This design comes from an exercise in tuning for small area, a short achievable clock period and few clock cycles on the open sky130 flow, not from production work.
Only simulation tests tie the RTL to the original design; equivalence was not proved.
No activity file was given, so power comes from the tool's default toggle rates.

==> run.sh <==
#!/bin/bash
# synth_recipe.tcl (not shown) runs the flow's synth.tcl, then flattens the netlist and writes it again
# the make line also repeats each setting of config.mk as NAME=value (left out here)
make -C /OpenROAD-flow-scripts/flow DESIGN_CONFIG=/design/flow/config.mk WORK_HOME=/design/flow/orfs CLKGATE_MAP_FILE= SYNTH_SCRIPT=/design/flow/synth_recipe.tcl finish
==> config.mk <==
export PLATFORM = sky130hd
export DESIGN_NAME = alu
export DESIGN_NICKNAME = alu
export VERILOG_FILES = /design/flow/design.v
export SDC_FILE = /design/flow/constraint.sdc
export NUM_CORES = 4
export LEC_CHECK = 0
export CAP_MARGIN = 20
export CORE_MARGIN = 2
export CORE_UTILIZATION = 35
export SLEW_MARGIN = 20
==> constraint.sdc <==
create_clock -name core_clock -period 15.2 [get_ports {clk}]
set_input_delay 3.0400 -clock core_clock [delete_from_list [all_inputs] [get_ports {clk}]]
set_output_delay 3.0400 -clock core_clock [all_outputs]
set_load 0.01 [all_outputs]
==> design.v <==
module ieee754_decoder(
    input mode_fp,               
    input [31:0] fp_a,           
    input [31:0] fp_b,           
    output wire sign_a,          
    output wire sign_b,          
    output reg [7:0] exp_a,      
    output reg [7:0] exp_b,      
    output reg [22:0] mant_a,    
    output reg [22:0] mant_b,    
    output wire is_nan_a,        
    output wire is_nan_b,        
    output wire is_inf_a,        
    output wire is_inf_b,        
    output wire is_zero_a,       
    output wire is_zero_b,       
    output wire is_denorm_a,     
    output wire is_denorm_b      
);
    localparam SP_EXP_MAX = 8'hFF;
    localparam HP_EXP_MAX = 5'h1F;
    localparam SP_EXP_BIAS = 127;
    localparam HP_EXP_BIAS = 15;
    wire [7:0] sp_exp_a, sp_exp_b;
    wire [22:0] sp_mant_a, sp_mant_b;
    assign sign_a = mode_fp ? fp_a[31] : fp_a[15];   
    assign sign_b = mode_fp ? fp_b[31] : fp_b[15];
    assign sp_exp_a = fp_a[30:23];
    assign sp_exp_b = fp_b[30:23];
    assign sp_mant_a = fp_a[22:0];
    assign sp_mant_b = fp_b[22:0];
    wire [4:0] hp_exp_a, hp_exp_b;
    wire [9:0] hp_mant_a, hp_mant_b;
    assign hp_exp_a = fp_a[14:10];   
    assign hp_exp_b = fp_b[14:10];
    assign hp_mant_a = fp_a[9:0];    
    assign hp_mant_b = fp_b[9:0];
    always @(*) begin
        if (mode_fp) begin
            exp_a = sp_exp_a;
            exp_b = sp_exp_b;
            mant_a = sp_mant_a;
            mant_b = sp_mant_b;
        end else begin
            exp_a = (hp_exp_a == 5'b0) ? 8'b0 : (hp_exp_a == 5'h1F) ? 8'hFF : hp_exp_a - HP_EXP_BIAS + SP_EXP_BIAS;
            exp_b = (hp_exp_b == 5'b0) ? 8'b0 : (hp_exp_b == 5'h1F) ? 8'hFF : hp_exp_b - HP_EXP_BIAS + SP_EXP_BIAS;
            mant_a = {hp_mant_a, 13'b0};
            mant_b = {hp_mant_b, 13'b0};
        end
    end
    wire sp_zero_a, sp_denorm_a, sp_inf_a, sp_nan_a;
    wire hp_zero_a, hp_denorm_a, hp_inf_a, hp_nan_a;
    assign sp_zero_a = (sp_exp_a == 8'b0) && (sp_mant_a == 23'b0);
    assign sp_denorm_a = (sp_exp_a == 8'b0) && (sp_mant_a != 23'b0);
    assign sp_inf_a = (sp_exp_a == 8'hFF) && (sp_mant_a == 23'b0);
    assign sp_nan_a = (sp_exp_a == 8'hFF) && (sp_mant_a != 23'b0);
    assign hp_zero_a = (hp_exp_a == 5'b0) && (hp_mant_a == 10'b0);
    assign hp_denorm_a = (hp_exp_a == 5'b0) && (hp_mant_a != 10'b0);
    assign hp_inf_a = (hp_exp_a == 5'h1F) && (hp_mant_a == 10'b0);
    assign hp_nan_a = (hp_exp_a == 5'h1F) && (hp_mant_a != 10'b0);
    wire sp_zero_b, sp_denorm_b, sp_inf_b, sp_nan_b;
    wire hp_zero_b, hp_denorm_b, hp_inf_b, hp_nan_b;
    assign sp_zero_b = (sp_exp_b == 8'b0) && (sp_mant_b == 23'b0);
    assign sp_denorm_b = (sp_exp_b == 8'b0) && (sp_mant_b != 23'b0);
    assign sp_inf_b = (sp_exp_b == 8'hFF) && (sp_mant_b == 23'b0);
    assign sp_nan_b = (sp_exp_b == 8'hFF) && (sp_mant_b != 23'b0);
    assign hp_zero_b = (hp_exp_b == 5'b0) && (hp_mant_b == 10'b0);
    assign hp_denorm_b = (hp_exp_b == 5'b0) && (hp_mant_b != 10'b0);
    assign hp_inf_b = (hp_exp_b == 5'h1F) && (hp_mant_b == 10'b0);
    assign hp_nan_b = (hp_exp_b == 5'h1F) && (hp_mant_b != 10'b0);
    assign is_zero_a = mode_fp ? sp_zero_a : hp_zero_a;
    assign is_zero_b = mode_fp ? sp_zero_b : hp_zero_b;
    assign is_denorm_a = mode_fp ? sp_denorm_a : hp_denorm_a;
    assign is_denorm_b = mode_fp ? sp_denorm_b : hp_denorm_b;
    assign is_inf_a = mode_fp ? sp_inf_a : hp_inf_a;
    assign is_inf_b = mode_fp ? sp_inf_b : hp_inf_b;
    assign is_nan_a = mode_fp ? sp_nan_a : hp_nan_a;
    assign is_nan_b = mode_fp ? sp_nan_b : hp_nan_b;
endmodule
module ieee754_encoder(
    input mode_fp,               
    input sign,                  
    input [7:0] exp,            
    input [22:0] mant,          
    output reg [31:0] fp_result  
);
    localparam SP_EXP_BIAS = 127;
    localparam HP_EXP_BIAS = 15;
    reg [4:0] hp_exp;
    reg [9:0] hp_mant;
    reg [8:0] temp_exp;
    always @(*) begin
        if (mode_fp) begin
            fp_result = {sign, exp, mant};
        end else begin
            if (exp == 8'b0) begin
                hp_exp = 5'b0;  
            end else if (exp == 8'hFF) begin
                hp_exp = 5'h1F;  
            end else begin
                temp_exp = exp - SP_EXP_BIAS + HP_EXP_BIAS;
                if (temp_exp <= 0) begin
                    hp_exp = 5'b0;  
                end else if (temp_exp >= 5'h1F) begin
                    hp_exp = 5'h1F;  
                end else begin
                    hp_exp = temp_exp[4:0];
                end
            end
            hp_mant = mant[22:13];
            fp_result = {16'b0, sign, hp_exp, hp_mant};
        end
    end
endmodule
module fp_adder_subber(
    input clk,
    input rst,
    input mode_fp,               
    input operation,             
    input sign_a,
    input sign_b,
    input [7:0] exp_a,
    input [7:0] exp_b,
    input [22:0] mant_a,
    input [22:0] mant_b,
    input round_mode,
    output reg result_sign,
    output reg [7:0] result_exp,
    output reg [22:0] result_mant,
    output reg overflow,
    output reg underflow,
    output reg inexact
);
    wire effective_sub;           
    wire [7:0] larger_exp, smaller_exp;
    wire [23:0] larger_mant, smaller_mant;   
    wire larger_sign, smaller_sign;
    wire exp_diff_overflow;
    wire [7:0] exp_diff;
    wire [25:0] aligned_smaller_mant;     
    wire [26:0] sum_result;  
    wire [4:0] leading_zeros;
    wire [7:0] normalized_exp;
    wire [22:0] normalized_mant;
    localparam SP_EXP_BIAS = 127;
    localparam HP_EXP_BIAS = 15;
    localparam SP_EXP_MAX = 8'hFF;
    localparam HP_EXP_MAX = 5'h1F;
    assign effective_sub = sign_a ^ sign_b ^ operation;
    wire a_larger = (exp_a > exp_b) || ((exp_a == exp_b) && (mant_a >= mant_b));
    assign larger_exp = a_larger ? exp_a : exp_b;
    assign smaller_exp = a_larger ? exp_b : exp_a;
    assign larger_mant = a_larger ? {1'b1, mant_a} : {1'b1, mant_b};
    assign smaller_mant = a_larger ? {1'b1, mant_b} : {1'b1, mant_a};
    assign larger_sign = a_larger ? sign_a : (sign_b ^ operation);
    assign smaller_sign = a_larger ? (sign_b ^ operation) : sign_a;
    assign {exp_diff_overflow, exp_diff} = larger_exp - smaller_exp;
    assign aligned_smaller_mant = (exp_diff >= 26) ? 26'b0 : ({smaller_mant, 2'b0} >> exp_diff);
    wire [25:0] larger_extended = {larger_mant, 2'b0};
    assign sum_result = effective_sub ? 
                    (larger_extended - aligned_smaller_mant) :
                    (larger_extended + aligned_smaller_mant);
    function [4:0] count_leading_zeros;
        input [26:0] value;
        integer j;
        reg found;
        begin
            count_leading_zeros = 27;
            found = 0;
            for (j = 26; j >= 0; j = j - 1) begin
                if (value[j] && !found) begin
                    count_leading_zeros = 26 - j;
                    found = 1;
                end
            end
        end
    endfunction
    assign leading_zeros = count_leading_zeros(sum_result);
    wire sum_zero = (sum_result == 27'b0);
    wire lz_under = (leading_zeros > larger_exp);
    wire [22:0] lz_mant =
        (leading_zeros == 5'd1)  ? sum_result[23:1] :
        (leading_zeros == 5'd2)  ? sum_result[22:0] :
        (leading_zeros == 5'd3)  ? {sum_result[21:0], 1'b0} :
        (leading_zeros == 5'd4)  ? {sum_result[20:0], 2'b0} :
        (leading_zeros == 5'd5)  ? {sum_result[19:0], 3'b0} :
        (leading_zeros == 5'd6)  ? {sum_result[18:0], 4'b0} :
        (leading_zeros == 5'd7)  ? {sum_result[17:0], 5'b0} :
        (leading_zeros == 5'd8)  ? {sum_result[16:0], 6'b0} :
        (leading_zeros == 5'd9)  ? {sum_result[15:0], 7'b0} :
        (leading_zeros == 5'd10) ? {sum_result[14:0], 8'b0} :
        (leading_zeros == 5'd11) ? {sum_result[13:0], 9'b0} : 23'b0;
    wire n_sign = sum_zero ? 1'b0 : larger_sign;
    wire [7:0] n_exp =
        sum_zero       ? 8'b0 :
        sum_result[26] ? larger_exp + 8'd1 :
        sum_result[25] ? larger_exp :
        sum_result[24] ? larger_exp - 8'd1 :
        lz_under       ? 8'b0 : larger_exp - leading_zeros;
    wire [22:0] n_mant =
        sum_zero       ? 23'b0 :
        sum_result[26] ? sum_result[25:3] :
        sum_result[25] ? sum_result[24:2] :
        sum_result[24] ? sum_result[23:1] :
        lz_under       ? 23'b0 : lz_mant;
    wire n_underflow = !sum_zero && !sum_result[26] && !sum_result[25] && !sum_result[24] && lz_under;
    wire n_inexact =
        sum_zero       ? 1'b0 :
        sum_result[26] ? (sum_result[2:0] != 3'b0) :
        sum_result[25] ? (sum_result[1:0] != 2'b0) :
        sum_result[24] ? sum_result[0] : 1'b0;
    wire sp_ovf = mode_fp && (n_exp >= SP_EXP_MAX);
    wire hp_ovf = !mode_fp && (n_exp >= (HP_EXP_MAX - HP_EXP_BIAS + SP_EXP_BIAS));
    always @(*) begin
        result_sign = n_sign;
        underflow = n_underflow;
        inexact = n_inexact;
        overflow = sp_ovf | hp_ovf;
        result_exp = sp_ovf ? SP_EXP_MAX : hp_ovf ? (HP_EXP_MAX - HP_EXP_BIAS + SP_EXP_BIAS) : n_exp;
        result_mant = (sp_ovf | hp_ovf) ? 23'b0 : n_mant;
    end
endmodule
module fp_multiplier(
    input clk,
    input rst,
    input mode_fp,               
    input sign_a,
    input sign_b,
    input [7:0] exp_a,
    input [7:0] exp_b,
    input [22:0] mant_a,
    input [22:0] mant_b,
    input round_mode,
    output reg result_sign,
    output reg [7:0] result_exp,
    output reg [22:0] result_mant,
    output reg overflow,
    output reg underflow,
    output reg inexact
);
    reg [23:0] mant_a_ext, mant_b_ext;   
    reg [47:0] product;                  
    reg [8:0] exp_sum;                  
    wire signed [9:0] biased_exp;              
    wire signed [9:0] hp_biased_exp;           
    localparam SP_EXP_BIAS = 127;
    localparam HP_EXP_BIAS = 15;
    localparam SP_EXP_MAX = 8'hFF;
    localparam HP_EXP_MAX = 5'h1F;
    reg [47:0] s1_product;
    reg signed [9:0]  s1_exp_sum;
    reg        s1_sign;
    assign biased_exp = s1_product[47] ? s1_exp_sum + 10'sd1 : s1_exp_sum;
    assign hp_biased_exp = biased_exp - SP_EXP_BIAS + HP_EXP_BIAS;
    always @(posedge clk) begin
        if (rst) begin
            result_sign <= 1'b0;
            result_exp <= 8'b0;
            result_mant <= 23'b0;
            overflow <= 1'b0;
            underflow <= 1'b0;
            inexact <= 1'b0;
            mant_a_ext <= 24'b0;
            mant_b_ext <= 24'b0;
            s1_product <= 48'b0;
            s1_exp_sum <= 10'b0;
            s1_sign <= 1'b0;
        end else begin
            mant_a_ext <= {1'b1, mant_a};
            mant_b_ext <= {1'b1, mant_b};
            s1_product <= {1'b1, mant_a} * {1'b1, mant_b};
            s1_exp_sum <= exp_a + exp_b - SP_EXP_BIAS;
            s1_sign <= sign_a ^ sign_b;
            result_sign <= s1_sign;
            overflow <= 1'b0;
            underflow <= 1'b0;
            if (s1_product[47]) begin
                result_mant <= s1_product[46:24];
                inexact <= (s1_product[23:0] != 24'b0);
            end else begin
                result_mant <= s1_product[45:23];
                inexact <= (s1_product[22:0] != 23'b0);
            end
            if (mode_fp) begin
                if (biased_exp <= 0) begin
                    result_exp <= 8'b0;
                    result_mant <= 23'b0;
                    underflow <= 1'b1;
                end else if (biased_exp >= SP_EXP_MAX) begin
                    result_exp <= SP_EXP_MAX;
                    result_mant <= 23'b0;
                    overflow <= 1'b1;
                end else begin
                    result_exp <= biased_exp[7:0];
                end
            end else begin
                if (hp_biased_exp <= 0) begin
                    result_exp <= 8'b0;
                    result_mant <= 23'b0;
                    underflow <= 1'b1;
                end else if (hp_biased_exp >= HP_EXP_MAX) begin
                    result_exp <= 8'hFF;  
                    result_mant <= 23'b0;
                    overflow <= 1'b1;
                end else begin
                    result_exp <= hp_biased_exp - HP_EXP_BIAS + SP_EXP_BIAS;
                end
            end
        end
    end
endmodule
module fp_divider(
    input clk,
    input rst,
    input start,
    input mode_fp,               
    input sign_a,                
    input sign_b,                
    input [7:0] exp_a,           
    input [7:0] exp_b,           
    input [22:0] mant_a,         
    input [22:0] mant_b,         
    input round_mode,
    output reg result_sign,
    output reg [7:0] result_exp,
    output reg [22:0] result_mant,
    output reg overflow,
    output reg underflow,
    output reg inexact,
    output reg ready
);
    reg [23:0] dividend, divisor;        
    reg [47:0] quotient;                
    reg [8:0] exp_diff;                 
    reg [8:0] biased_exp;               
    reg [2:0] div_state;
    localparam DIV_IDLE = 3'b000;
    localparam DIV_SETUP = 3'b001;
    localparam DIV_COMPUTE = 3'b010;
    localparam DIV_NORMALIZE = 3'b011;
    localparam DIV_ROUND = 3'b100;
    localparam DIV_DONE = 3'b101;
    reg [4:0] div_counter;
    reg [48:0] remainder;                
    integer i;
    reg [5:0] shift_amount;
    localparam SP_EXP_BIAS = 127;
    localparam HP_EXP_BIAS = 15;
    localparam SP_EXP_MAX = 8'hFF;
    localparam HP_EXP_MAX = 5'h1F;
    function [5:0] count_quotient_leading_zeros;
        input [47:0] value;
        integer j;
        begin
            count_quotient_leading_zeros = 46;
            for (j = 45; j >= 0; j = j - 1) begin
                if (value[j]) begin
                    count_quotient_leading_zeros = 45 - j;
                    j = -1;  
                end
            end
        end
    endfunction
    always @(posedge clk) begin
        if (rst) begin
            div_state <= DIV_IDLE;
            result_sign <= 1'b0;
            result_exp <= 8'b0;
            result_mant <= 23'b0;
            overflow <= 1'b0;
            underflow <= 1'b0;
            inexact <= 1'b0;
            ready <= 1'b1;
            div_counter <= 5'b0;
            quotient <= 48'b0;
            remainder <= 49'b0;
        end else begin
            case (div_state)
                DIV_IDLE: begin
                    ready <= 1'b1;
                    if (start) begin
                        ready <= 1'b0;
                        div_state <= DIV_SETUP;
                        result_sign <= sign_a ^ sign_b;
                        dividend <= {1'b1, mant_a};
                        divisor <= {1'b1, mant_b};
                        exp_diff <= exp_a - exp_b + SP_EXP_BIAS;
                        quotient <= 48'b0;
                        remainder <= {1'b0, {1'b1, mant_a}, 24'b0};  
                        div_counter <= 5'd24;  
                    end
                end
                DIV_SETUP: begin
                    div_state <= DIV_COMPUTE;
                end
                DIV_COMPUTE: begin
                    if (div_counter > 0) begin
                        if (remainder[48:24] >= {1'b0, divisor}) begin
                            remainder <= (remainder - {1'b0, divisor, 24'b0}) << 1;
                            quotient <= (quotient << 1) | 1'b1;
                        end else begin
                            remainder <= remainder << 1;
                            quotient <= quotient << 1;
                        end
                        div_counter <= div_counter - 1;
                    end else begin
                        div_state <= DIV_NORMALIZE;
                    end
                end
                DIV_NORMALIZE: begin
                    if (quotient[23]) begin
                        result_mant <= quotient[22:0];
                        biased_exp <= exp_diff;
                        inexact <= (remainder != 49'b0);
                    end else if (quotient[22]) begin
                        result_mant <= {quotient[21:0], 1'b0};
                        biased_exp <= exp_diff - 1;
                        inexact <= (remainder != 49'b0);
                    end else if (quotient[21]) begin
                        result_mant <= {quotient[20:0], 2'b0};
                        biased_exp <= exp_diff - 2;
                        inexact <= (remainder != 49'b0);
                    end else begin
                        result_mant <= 23'b0;
                        biased_exp <= 9'b0;
                        underflow <= 1'b1;
                    end
                    div_state <= DIV_ROUND;
                end
                DIV_ROUND: begin
                    if (mode_fp) begin
                        if (biased_exp <= 0) begin
                            result_exp <= 8'b0;
                            underflow <= 1'b1;
                        end else if (biased_exp >= SP_EXP_MAX) begin
                            result_exp <= SP_EXP_MAX;
                            overflow <= 1'b1;
                        end else begin
                            result_exp <= biased_exp[7:0];
                        end
                    end else begin
                        if ((biased_exp - SP_EXP_BIAS + HP_EXP_BIAS) <= 0) begin
                            result_exp <= 8'b0;
                            underflow <= 1'b1;
                        end else if ((biased_exp - SP_EXP_BIAS + HP_EXP_BIAS) >= HP_EXP_MAX) begin
                            result_exp <= 8'hFF;  
                            overflow <= 1'b1;
                        end else begin
                            result_exp <= (biased_exp - SP_EXP_BIAS + HP_EXP_BIAS) - HP_EXP_BIAS + SP_EXP_BIAS;
                        end
                    end
                    div_state <= DIV_DONE;
                end
                DIV_DONE: begin
                    ready <= 1'b1;
                    if (!start) begin
                        div_state <= DIV_IDLE;
                        overflow <= 1'b0;
                        underflow <= 1'b0;
                        inexact <= 1'b0;
                    end
                end
                default: div_state <= DIV_IDLE;
            endcase
        end
    end
endmodule
`timescale 1ns / 1ps
module alu(
    input clk,
    input rst,
    input [31:0] op_a,         
    input [31:0] op_b,         
    input [2:0] op_code,       
    input mode_fp,             
    input round_mode,          
    input start,               
    output reg [31:0] result,  
    output reg valid_out,      
    output reg [4:0] flags     
);
    localparam OP_ADD = 3'b000;   
    localparam OP_SUB = 3'b001;   
    localparam OP_MUL = 3'b010;   
    localparam OP_DIV = 3'b011;   
    localparam SP_SIGN_POS = 31;
    localparam SP_EXP_MSB = 30;
    localparam SP_EXP_LSB = 23;
    localparam SP_MANT_MSB = 22;
    localparam SP_MANT_LSB = 0;
    localparam SP_EXP_BIAS = 127;
    localparam SP_EXP_WIDTH = 8;
    localparam SP_MANT_WIDTH = 23;
    localparam HP_SIGN_POS = 15;
    localparam HP_EXP_MSB = 14;
    localparam HP_EXP_LSB = 10;
    localparam HP_MANT_MSB = 9;
    localparam HP_MANT_LSB = 0;
    localparam HP_EXP_BIAS = 15;
    localparam HP_EXP_WIDTH = 5;
    localparam HP_MANT_WIDTH = 10;
    wire sign_a, sign_b, result_sign;
    wire [7:0] exp_a, exp_b;
    wire [22:0] mant_a, mant_b;
    wire [7:0] result_exp;
    wire [22:0] result_mant;
    wire [31:0] encoded_result;
    wire is_nan_a, is_nan_b, is_inf_a, is_inf_b, is_zero_a, is_zero_b;
    wire is_denorm_a, is_denorm_b;
    reg [2:0] state;
    localparam IDLE = 3'b000;
    localparam DECODE = 3'b001;
    localparam COMPUTE = 3'b010;
    localparam NORMALIZE = 3'b011;
    localparam ENCODE = 3'b100;
    localparam DONE = 3'b101;
    reg [31:0] temp_a, temp_b;
    reg [2:0] current_op;
    reg current_mode;
    reg current_round_mode;
    reg [1:0] mul_counter;
    ieee754_decoder decoder_inst (
        .mode_fp(current_mode),
        .fp_a(temp_a),
        .fp_b(temp_b),
        .sign_a(sign_a),
        .sign_b(sign_b),
        .exp_a(exp_a),
        .exp_b(exp_b),
        .mant_a(mant_a),
        .mant_b(mant_b),
        .is_nan_a(is_nan_a),
        .is_nan_b(is_nan_b),
        .is_inf_a(is_inf_a),
        .is_inf_b(is_inf_b),
        .is_zero_a(is_zero_a),
        .is_zero_b(is_zero_b),
        .is_denorm_a(is_denorm_a),
        .is_denorm_b(is_denorm_b)
    );
    wire add_overflow, add_underflow, add_inexact;
    wire add_result_sign;
    wire [7:0] add_result_exp;
    wire [22:0] add_result_mant;
    fp_adder_subber adder_sub_inst (
        .clk(clk),
        .rst(rst),
        .mode_fp(current_mode),
        .operation(current_op[0]),  
        .sign_a(sign_a),
        .sign_b(sign_b),
        .exp_a(exp_a),
        .exp_b(exp_b),
        .mant_a(mant_a),
        .mant_b(mant_b),
        .round_mode(current_round_mode),
        .result_sign(add_result_sign),
        .result_exp(add_result_exp),
        .result_mant(add_result_mant),
        .overflow(add_overflow),
        .underflow(add_underflow),
        .inexact(add_inexact)
    );
    wire mul_overflow, mul_underflow, mul_inexact;
    wire mul_result_sign;
    wire [7:0] mul_result_exp;
    wire [22:0] mul_result_mant;
    fp_multiplier multiplier_inst (
        .clk(clk),
        .rst(rst),
        .mode_fp(current_mode),
        .sign_a(sign_a),
        .sign_b(sign_b),
        .exp_a(exp_a),
        .exp_b(exp_b),
        .mant_a(mant_a),
        .mant_b(mant_b),
        .round_mode(current_round_mode),
        .result_sign(mul_result_sign),
        .result_exp(mul_result_exp),
        .result_mant(mul_result_mant),
        .overflow(mul_overflow),
        .underflow(mul_underflow),
        .inexact(mul_inexact)
    );
    wire div_overflow, div_underflow, div_inexact, div_ready;
    wire div_result_sign;
    wire [7:0] div_result_exp;
    wire [22:0] div_result_mant;
    fp_divider divider_inst (
        .clk(clk),
        .rst(rst),
        .start((state == COMPUTE) && (current_op == OP_DIV) && !(is_nan_a || is_nan_b || is_inf_a || is_inf_b || is_zero_b)),
        .mode_fp(current_mode),
        .sign_a(sign_a),
        .sign_b(sign_b),
        .exp_a(exp_a),
        .exp_b(exp_b),
        .mant_a(mant_a),
        .mant_b(mant_b),
        .round_mode(current_round_mode),
        .result_sign(div_result_sign),
        .result_exp(div_result_exp),
        .result_mant(div_result_mant),
        .overflow(div_overflow),
        .underflow(div_underflow),
        .inexact(div_inexact),
        .ready(div_ready)
    );
    reg final_result_sign;
    reg [7:0] final_result_exp;
    reg [22:0] final_result_mant;
    reg final_overflow, final_underflow, final_inexact;
    always @(*) begin
        case (current_op)
            OP_ADD, OP_SUB: begin
                final_result_sign = add_result_sign;
                final_result_exp = add_result_exp;
                final_result_mant = add_result_mant;
                final_overflow = add_overflow;
                final_underflow = add_underflow;
                final_inexact = add_inexact;
            end
            OP_MUL: begin
                final_result_sign = mul_result_sign;
                final_result_exp = mul_result_exp;
                final_result_mant = mul_result_mant;
                final_overflow = mul_overflow;
                final_underflow = mul_underflow;
                final_inexact = mul_inexact;
            end
            OP_DIV: begin
                final_result_sign = div_result_sign;
                final_result_exp = div_result_exp;
                final_result_mant = div_result_mant;
                final_overflow = div_overflow;
                final_underflow = div_underflow;
                final_inexact = div_inexact;
            end
            default: begin
                final_result_sign = 1'b0;
                final_result_exp = 8'b0;
                final_result_mant = 23'b0;
                final_overflow = 1'b0;
                final_underflow = 1'b0;
                final_inexact = 1'b0;
            end
        endcase
    end
    ieee754_encoder encoder_inst (
        .mode_fp(current_mode),
        .sign(final_result_sign),
        .exp(final_result_exp),
        .mant(final_result_mant),
        .fp_result(encoded_result)
    );
    always @(posedge clk) begin
        if (rst) begin
            state <= IDLE;
            result <= 32'b0;
            valid_out <= 1'b0;
            flags <= 5'b0;
            mul_counter <= 2'b0;
        end else begin
            case (state)
                IDLE: begin
                    valid_out <= 1'b0;
                    if (start) begin
                        temp_a <= op_a;
                        temp_b <= op_b;
                        current_op <= op_code;
                        current_mode <= mode_fp;
                        current_round_mode <= round_mode;
                        state <= DECODE;
                    end
                end
                DECODE: begin
                    state <= COMPUTE;
                end
                COMPUTE: begin
                    if (is_nan_a || is_nan_b) begin
                        if (current_mode)  
                            result <= 32'h7FC00000;  
                        else  
                            result <= {16'h0, 16'h7E00};  
                        flags <= 5'b10000;  
                        state <= DONE;
                    end else if (is_inf_a || is_inf_b) begin
                        case (current_op)
                            OP_ADD, OP_SUB: begin
                                if (is_inf_a && is_inf_b && (sign_a ^ sign_b ^ current_op[0])) begin
                                    if (current_mode)
                                        result <= 32'h7FC00000;
                                    else
                                        result <= {16'h0, 16'h7E00};
                                    flags <= 5'b10000;  
                                end else begin
                                    flags <= 5'b0;
                                    if (current_mode)
                                        result <= is_inf_a ? temp_a : temp_b;
                                    else
                                        result <= is_inf_a ? temp_a : temp_b;
                                end
                            end
                            OP_MUL: begin
                                if (is_zero_a || is_zero_b) begin
                                    if (current_mode)
                                        result <= 32'h7FC00000;
                                    else
                                        result <= {16'h0, 16'h7E00};
                                    flags <= 5'b10000;  
                                end else begin
                                    flags <= 5'b0;
                                    if (current_mode)
                                        result <= {sign_a ^ sign_b, 8'hFF, 23'b0};
                                    else
                                        result <= {16'b0, sign_a ^ sign_b, 5'h1F, 10'b0};
                                end
                            end
                            OP_DIV: begin
                                if (is_inf_a && is_inf_b) begin
                                    if (current_mode)
                                        result <= 32'h7FC00000;
                                    else
                                        result <= {16'h0, 16'h7E00};
                                    flags <= 5'b10000;  
                                end else if (is_inf_a) begin
                                    flags <= 5'b0;
                                    if (current_mode)
                                        result <= {sign_a ^ sign_b, 8'hFF, 23'b0};
                                    else
                                        result <= {16'b0, sign_a ^ sign_b, 5'h1F, 10'b0};
                                end else begin
                                    flags <= 5'b0;
                                    if (current_mode)
                                        result <= {sign_a ^ sign_b, 31'b0};
                                    else
                                        result <= {16'b0, sign_a ^ sign_b, 15'b0};
                                end
                            end
                        endcase
                        state <= DONE;
                    end else if (is_zero_b && current_op == OP_DIV) begin
                        if (is_zero_a) begin
                            if (current_mode)
                                result <= 32'h7FC00000;
                            else
                                result <= {16'h0, 16'h7E00};
                            flags <= 5'b10000;  
                        end else begin
                            if (current_mode)
                                result <= {sign_a ^ sign_b, 8'hFF, 23'b0};
                            else
                                result <= {16'b0, sign_a ^ sign_b, 5'h1F, 10'b0};
                            flags <= 5'b01000;  
                        end
                        state <= DONE;
                    end else if ((is_zero_a || is_zero_b) && current_op == OP_MUL) begin
                        if (current_mode)
                            result <= {sign_a ^ sign_b, 31'b0};  
                        else
                            result <= {16'b0, sign_a ^ sign_b, 15'b0};  
                        flags <= 5'b0;  
                        state <= DONE;
                    end else begin
                        if (current_op == OP_MUL) begin
                            mul_counter <= 2'd2;
                        end
                        state <= NORMALIZE;
                    end
                end
                NORMALIZE: begin
                    if (final_overflow) begin
                        if (current_mode)  
                            result <= {final_result_sign, 8'hFF, 23'b0};  
                        else  
                            result <= {16'b0, final_result_sign, 5'h1F, 10'b0};  
                        flags[4] <= 1'b0;  
                        flags[3] <= 1'b0;  
                        flags[2] <= 1'b1;  
                        flags[1] <= 1'b0;  
                        flags[0] <= final_inexact;  
                        state <= DONE;
                    end else if (final_underflow) begin
                        if (current_mode)
                            result <= {final_result_sign, 31'b0};  
                        else
                            result <= {16'b0, final_result_sign, 15'b0};  
                        flags[4] <= 1'b0;  
                        flags[3] <= 1'b0;  
                        flags[2] <= 1'b0;  
                        flags[1] <= 1'b1;  
                        flags[0] <= final_inexact;  
                        state <= DONE;
                    end else begin
                        flags[4] <= 1'b0;  
                        flags[3] <= 1'b0;  
                        flags[2] <= final_overflow;    
                        flags[1] <= final_underflow;   
                        flags[0] <= final_inexact;     
                        if (current_op == OP_DIV) begin
                            if (div_ready) begin
                                state <= ENCODE;
                            end
                        end else if (current_op == OP_MUL) begin
                            if (mul_counter == 0) begin
                                state <= ENCODE;
                            end else begin
                                mul_counter <= mul_counter - 1;
                            end
                        end else begin
                            state <= ENCODE;
                        end
                    end
                end
                ENCODE: begin
                    result <= encoded_result;
                    state <= DONE;
                end
                DONE: begin
                    valid_out <= 1'b1;
                    if (!start) begin
                        state <= IDLE;
                    end
                end
                default: state <= IDLE;
            endcase
        end
    end
endmodule
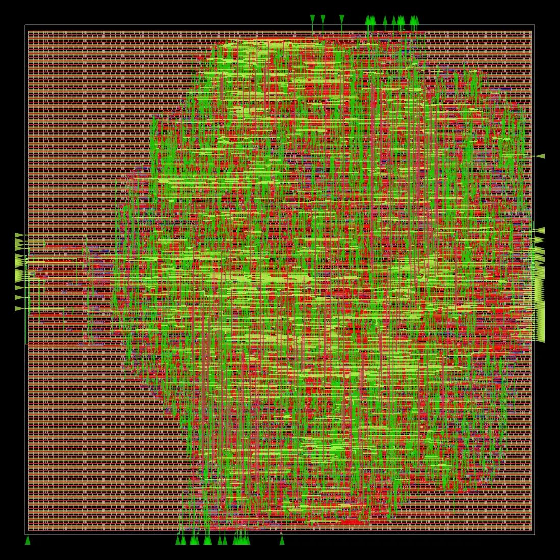
final_routing.png
WL met1: 77200 um
routed wire length on met2: 78800 um
top sig layer: met4

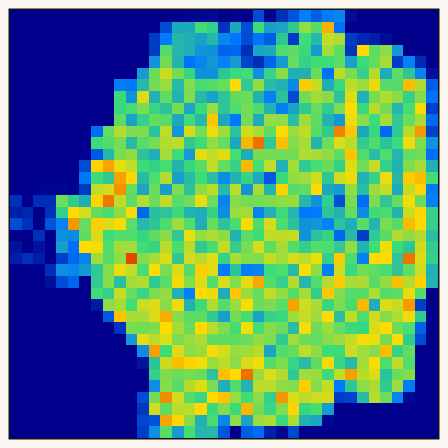
density.png
37 x 37 tiles, from dark blue (low) to red (high), 0 to 100% covered.
27% of the tiles are nearly empty. The mean over all tiles is 37%. 4.9% of the tiles are over 75% full.
Initial Utilization: 35.3%
share of the core filled with cells: 40.0%

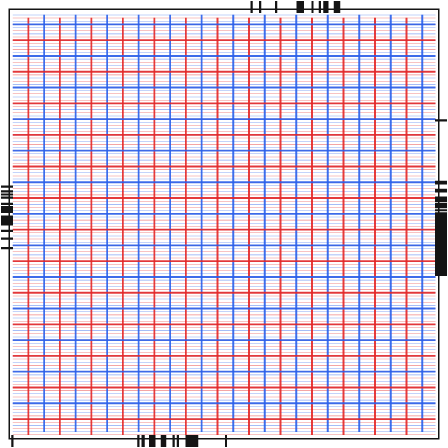
pdn.png
Pins as bars on the die edge.
Key: red = VSS; blue = VDD
26 straps on met4. 134 met1 rails follow the rows. The core has 133 rows.

==> out/metrics.csv <==
stage,metric,value,unit
status,result of the run,no timing/DRC/antenna violations,
pwr,leak pwr,23.3,nW
timing,top achievable clock speed,68.8,MHz
synthesis,xor and xnor fraction of the mapped netlist area,2.98,%
clock_network,cts bufs inserted,43,
synthesis,cell with the most instances after synthesis,sky130_fd_sc_hd__inv_1,
worst_setup_path,category of the most critical setup path,flip-flop to flip-flop,
pwr,Comb pwr share,78.2,%
die,full die area,136000,sq um
synthesis,count of cell types in the netlist,117,
worst_setup_path,highest cell delay on the worst timing path,0.50,ns
pwr,clock group share of total power,10.3,%
timing,"Worst Setup Slack, final",0.656,ns
final_layout,cell area after layout,52800,sq um
timing,Final TNS setup,0,ns
clock_network,"buffers from clock root to sink, at most",3,
timing,hold slack,0.454,ns
die,horizontal die dimension,369,um
final_layout,"commonest cells after routing, fill and taps aside","sky130_fd_sc_hd__inv_1 (710), sky130_fd_sc_hd__nand2_1 (701), sky130_fd_sc_hd__nor2_1 (508)",
die,total core area,132000,sq um
pwr,total power per unit cell area,193,nW/um^2
clock_network,number of clock sinks seen by CTS,339,
drt,DR iter-0 viols,5225,
worst_setup_path,crit end category,flip-flop,
synthesis,main area contributors after synthesis,"sky130_fd_sc_hd__fa_1 (21%), sky130_fd_sc_hd__dfxtp_1 (9.9%), sky130_fd_sc_hd__ha_1 (9.5%)",
drt,drt via density,5.77,
die,I/O Pins,110,
pwr,Switching Fraction,53.3,%
pwr,Sequential Power Share,11.5,%
placement,estimated wirelength of the detail-placed design,141000,um
worst_setup_path,critical path launch point,temp_a[10],
worst_setup_path,biggest fanout along the worst timing path,14,
global_routing,total grt overflow,0,
worst_setup_path,endpoint of the most critical register-to-register path,result[19],
pwr,net switching power of the design,5.43,mW
final_layout,"leading cell type in the layout, fill and taps excluded",sky130_fd_sc_hd__inv_1,
drt,1st-pass router iterations,7,
timing,Setup-failing EPs final,0,
job,# Max-Cap Violations,0,
synthesis,total nets after synthesis,6639,
synthesis,Mapped Avg Cell Area,8.13,sq um
timing,period utilization,95.7,%
worst_setup_path,"Arr. time, crit path",15.02,ns
synthesis,flip-flop cell with the highest count after synthesis,sky130_fd_sc_hd__dfxtp_1,
worst_setup_path,startpoint type of the worst setup path,flip-flop,
placement,GP Congestion,0.984,
synthesis,top cell type's share of synthesized area,21.1,%
timing,Final Max Slew Viols,0,
placement,Inst Count DP,7556,
synthesis,part of the Yosys area used for sequential elements,16.9,%
synthesis,cell types with the highest counts after synthesis,"sky130_fd_sc_hd__inv_1 (710), sky130_fd_sc_hd__nand2_1 (701), sky130_fd_sc_hd__nor2_1 (513), sky130_fd_sc_hd__fa_1 (490), sky130_fd_sc_hd__a21oi_1 (358)",
global_routing,GRT Overall Usage,26.6,%
pwr,total power draw,10.2,mW
drt,total routed wirelength,184000,um
synthesis,Adder-Cell Fraction of Synth Area,30.5,%
final_layout,area delta synth->final,13.4,%
timing,Final Hold Violating Endpoints,0,
pwr,total internal power,4.76,mW
synthesis,number of standard cells after synthesis,5725,
synthesis,post-synthesis cell area,46600,sq um
hold_path,Min-Delay Path Depth,2,
synthesis,dominant combinational cell family by area after synthesis,adder cells,
timing,slew at the pin with the worst max-slew slack,1.15,ns
final_layout,Multi-input gate area,35000,sq um
timing,tightest slew margin relative to the limit,22.9,%
worst_setup_path,cell repeated most along the worst path,sky130_fd_sc_hd__nand2_1,
clock_network,H-tree level count,2,
drt,antenna-violating nets left,0,
final_layout,layout net count,6767,
worst_setup_path,worst path required time,15.67,ns
hold_path,end of the worst hold path,divider_inst.result_mant[4],
synthesis,share of cell area taken by muxes after synthesis,3.61,%
pwr,Peak supply drop,322,uV
synthesis,number of enable flip-flop cells after synthesis,109,
placement,"worst slack, placed",0.137,ns
worst_setup_path,depth of the most critical reg-to-reg path,76,
synthesis,flop and latch count out of synthesis,339,
final_layout,share of layout cells above drive strength 1,9.73,%
timing,Final min period,14.54,ns
global_routing,maximum number of pins on one net before global-route repair,87,
synthesis,fraction of the mapped netlist area in simple logic gates,18.8,%
synthesis,count of warnings emitted by yosys,6,
drt,Routed wire per std cell,24.0,um
drt,post-detailed-route DRC marker count,0,
final_layout,Filler Cell Count,13502,
synthesis,cell accounting for the most synthesized area,sky130_fd_sc_hd__fa_1,
timing,clock skew after layout,0.0323,ns
synthesis,compound-cell area share of the yosys netlist,18.5,%
hold_path,class of the tightest hold or removal check,flip-flop to flip-flop,
clock_network,Clock Latency Late Sink,0.63,ns
global_routing,number of global-route vias before repair,42835,
worst_setup_path,Worst Setup EP,result[19],
drt,via count,44096,
clock_network,clock-pin slew on the worst setup and hold paths,0.06,ns
die,Rows,133,
worst_setup_path,Reg2Reg Setup Slack,0.66,ns
worst_setup_path,Critical Path Slowest Stage Cell,sky130_fd_sc_hd__or4_1,
hold_path,Hold Path Origin,divider_inst.result_mant[4],
clock_network,clock tree from TritonCTS,yes,
synthesis,fraction of registers with async set or reset after synthesis,0,%
global_routing,initial antenna violation count,8,
clock_network,CTS root buf,sky130_fd_sc_hd__clkbuf_16,
final_layout,fin cells,7645,
final_layout,Reg area,7880,sq um
placement,cell area reported after detailed placement,51000,sq um
global_routing,global-route wire length before repair,275000,um
worst_setup_path,FF-to-FF Start,temp_a[10],
die,overall die height,369,um
placement,port bufs,108,
Testbench counts, summed over its fixed seeds: cycles 39,648.
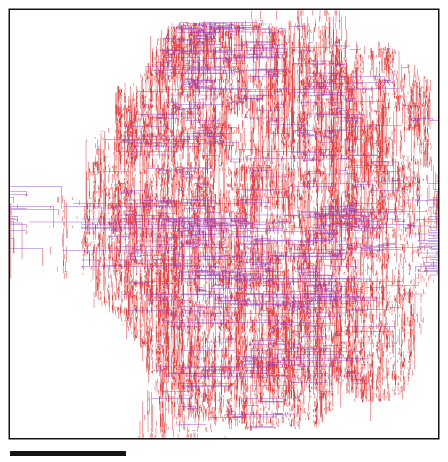
metal_stack.png
The bar under the picture is 100 um long. Two of the layers only.
Key: purple = met3 [wire length 18700 um]; red = met2 [wire length 78.8 mm]

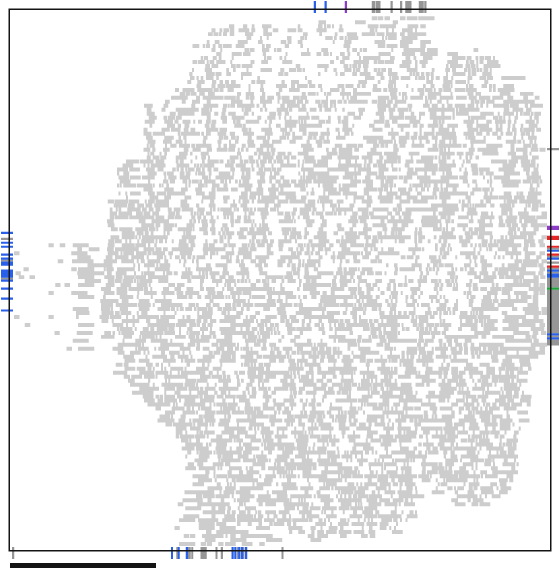
pins.png
The bar under the picture is 100 um long. Pins as bars across the die edge, other pins in gray.
Key: purple = op_code [pins 3, direction input, edge 2 east, 1 north]; green = valid_out [pins 1, direction output, edge east]; blue = op_a [pins 32, direction input, edge 15 west, 8 south, 7 east, 2 north]; red = flags [pins 5, direction output, edge east]
All pins by edge: 52 east, 22 south, 18 west, 18 north.

-- cell type report --
| cell class | instances | area share [%] |
|---|---|---|
| antenna | 2 | 0.00948 |
| inverter | 728 | 5.18 |
| clock buffer | 54 | 2.17 |
| timing repair buffer | 418 | 6.77 |
| clock inverter | 26 | 0.512 |
| tap | 1755 | 4.16 |
| timing repair inverter | 1 | 0.00948 |
| sequential | 339 | 14.9 |
| multi-input combinational | 4322 | 66.3 |
-- registers in the layout (all words and copies together) (netlist names), 3 cells and up --
| register | count |
|---|---|
| current_op | 3 |
| multiplier_inst.s1_exp_sum | 10 |
| divider_inst.div_counter | 5 |
| temp_a | 32 |
| flags | 5 |
| state | 3 |
| result | 32 |
| divider_inst.result_exp | 8 |
| divider_inst.result_mant | 23 |
| divider_inst.divisor | 23 |
| temp_b | 32 |
| divider_inst.quotient | 24 |
| divider_inst.div_state | 3 |
| divider_inst.exp_diff | 9 |
| divider_inst.remainder | 25 |
| multiplier_inst.s1_product | 48 |
| multiplier_inst.result_exp | 8 |
| divider_inst.biased_exp | 9 |
| multiplier_inst.result_mant | 23 |
-- worst max-delay path: cells and delay by family (launching register included) --
family,cells,cell delay [ns]
compound gates,35,6.85
xor+xnor,1,0.16
fa+ha+maj,7,1.58
buf+inv,12,1.71
flops,1,0.41
mux,2,0.55
simple gates,19,3.10
-- cells by family (layout without fill, tap and decap cells) --
| group | Yosys count | count (layout) |
|---|---|---|
| multiplexers | 151 | 151 |
| other | 0 | 2 |
| adder cells (fa/ha/maj) | 842 | 842 |
| XOR/XNOR | 156 | 156 |
| AND/OR/NAND/NOR | 1895 | 1895 |
| buffers and inverters | 1064 | 1227 |
| AO/OA/AOI/OAI | 1278 | 1278 |
| flip-flops | 339 | 339 |
-- power by group through the flow --
stage                     Clock [mW]  Sequential (mW)  Combinational, mW
after global routing            1.10             1.18               8.85
after CTS                       1.07             1.17               7.89
after global placement             0             1.18               7.75
final                           1.05             1.17               7.98
after floorplan                    0             1.13               5.37
after detailed placement           0             1.18               7.83
-- timing repair --
| action | in CTS | in global routing |
|---|---|---|
| buffers inserted | 0 | 5 |
| hold buffers | 0 | 0 |
| endpoints found under the setup margin | 0 | 39 |
| resized for setup | 0 | 60 |
-- layer usage --
metal	track usage, %	share of wire, %
met5	0	0
met2	40.7	43
met3	4.84	10
met1	36.8	42
met4	11.4	5.0

[what the ideal ports hide]
The results above use ideal ports. As a check the final layout listed here was re-extracted and re-timed, cells and wires unchanged. Step 1 sets driving cells, clkbuf_16 on the clock port and buf_2 on the other inputs (assumed; they add their load-dependent delay and slew). Step 2 moves the port delays by t, midway between the first and last clock arrival at a register: inputs arrive t later, outputs are due t later. That takes back most of the time a late clock gives input paths. a / b / c = ideal ports / drivers / drivers and shift; a / b = the first two.
t, ns: 0.669
slack for setup (ns): 0.656 / 0.656 / 0.656
worst hold slack (ns): 0.454 / 0.454 / 0.454
worst register clock-pin slew, ns: 0.07 / 0.07
After both steps setup and hold are still met in this run. The setup slack of this run moves by 0.000 ns with the drivers and by 0.000 ns with both steps.
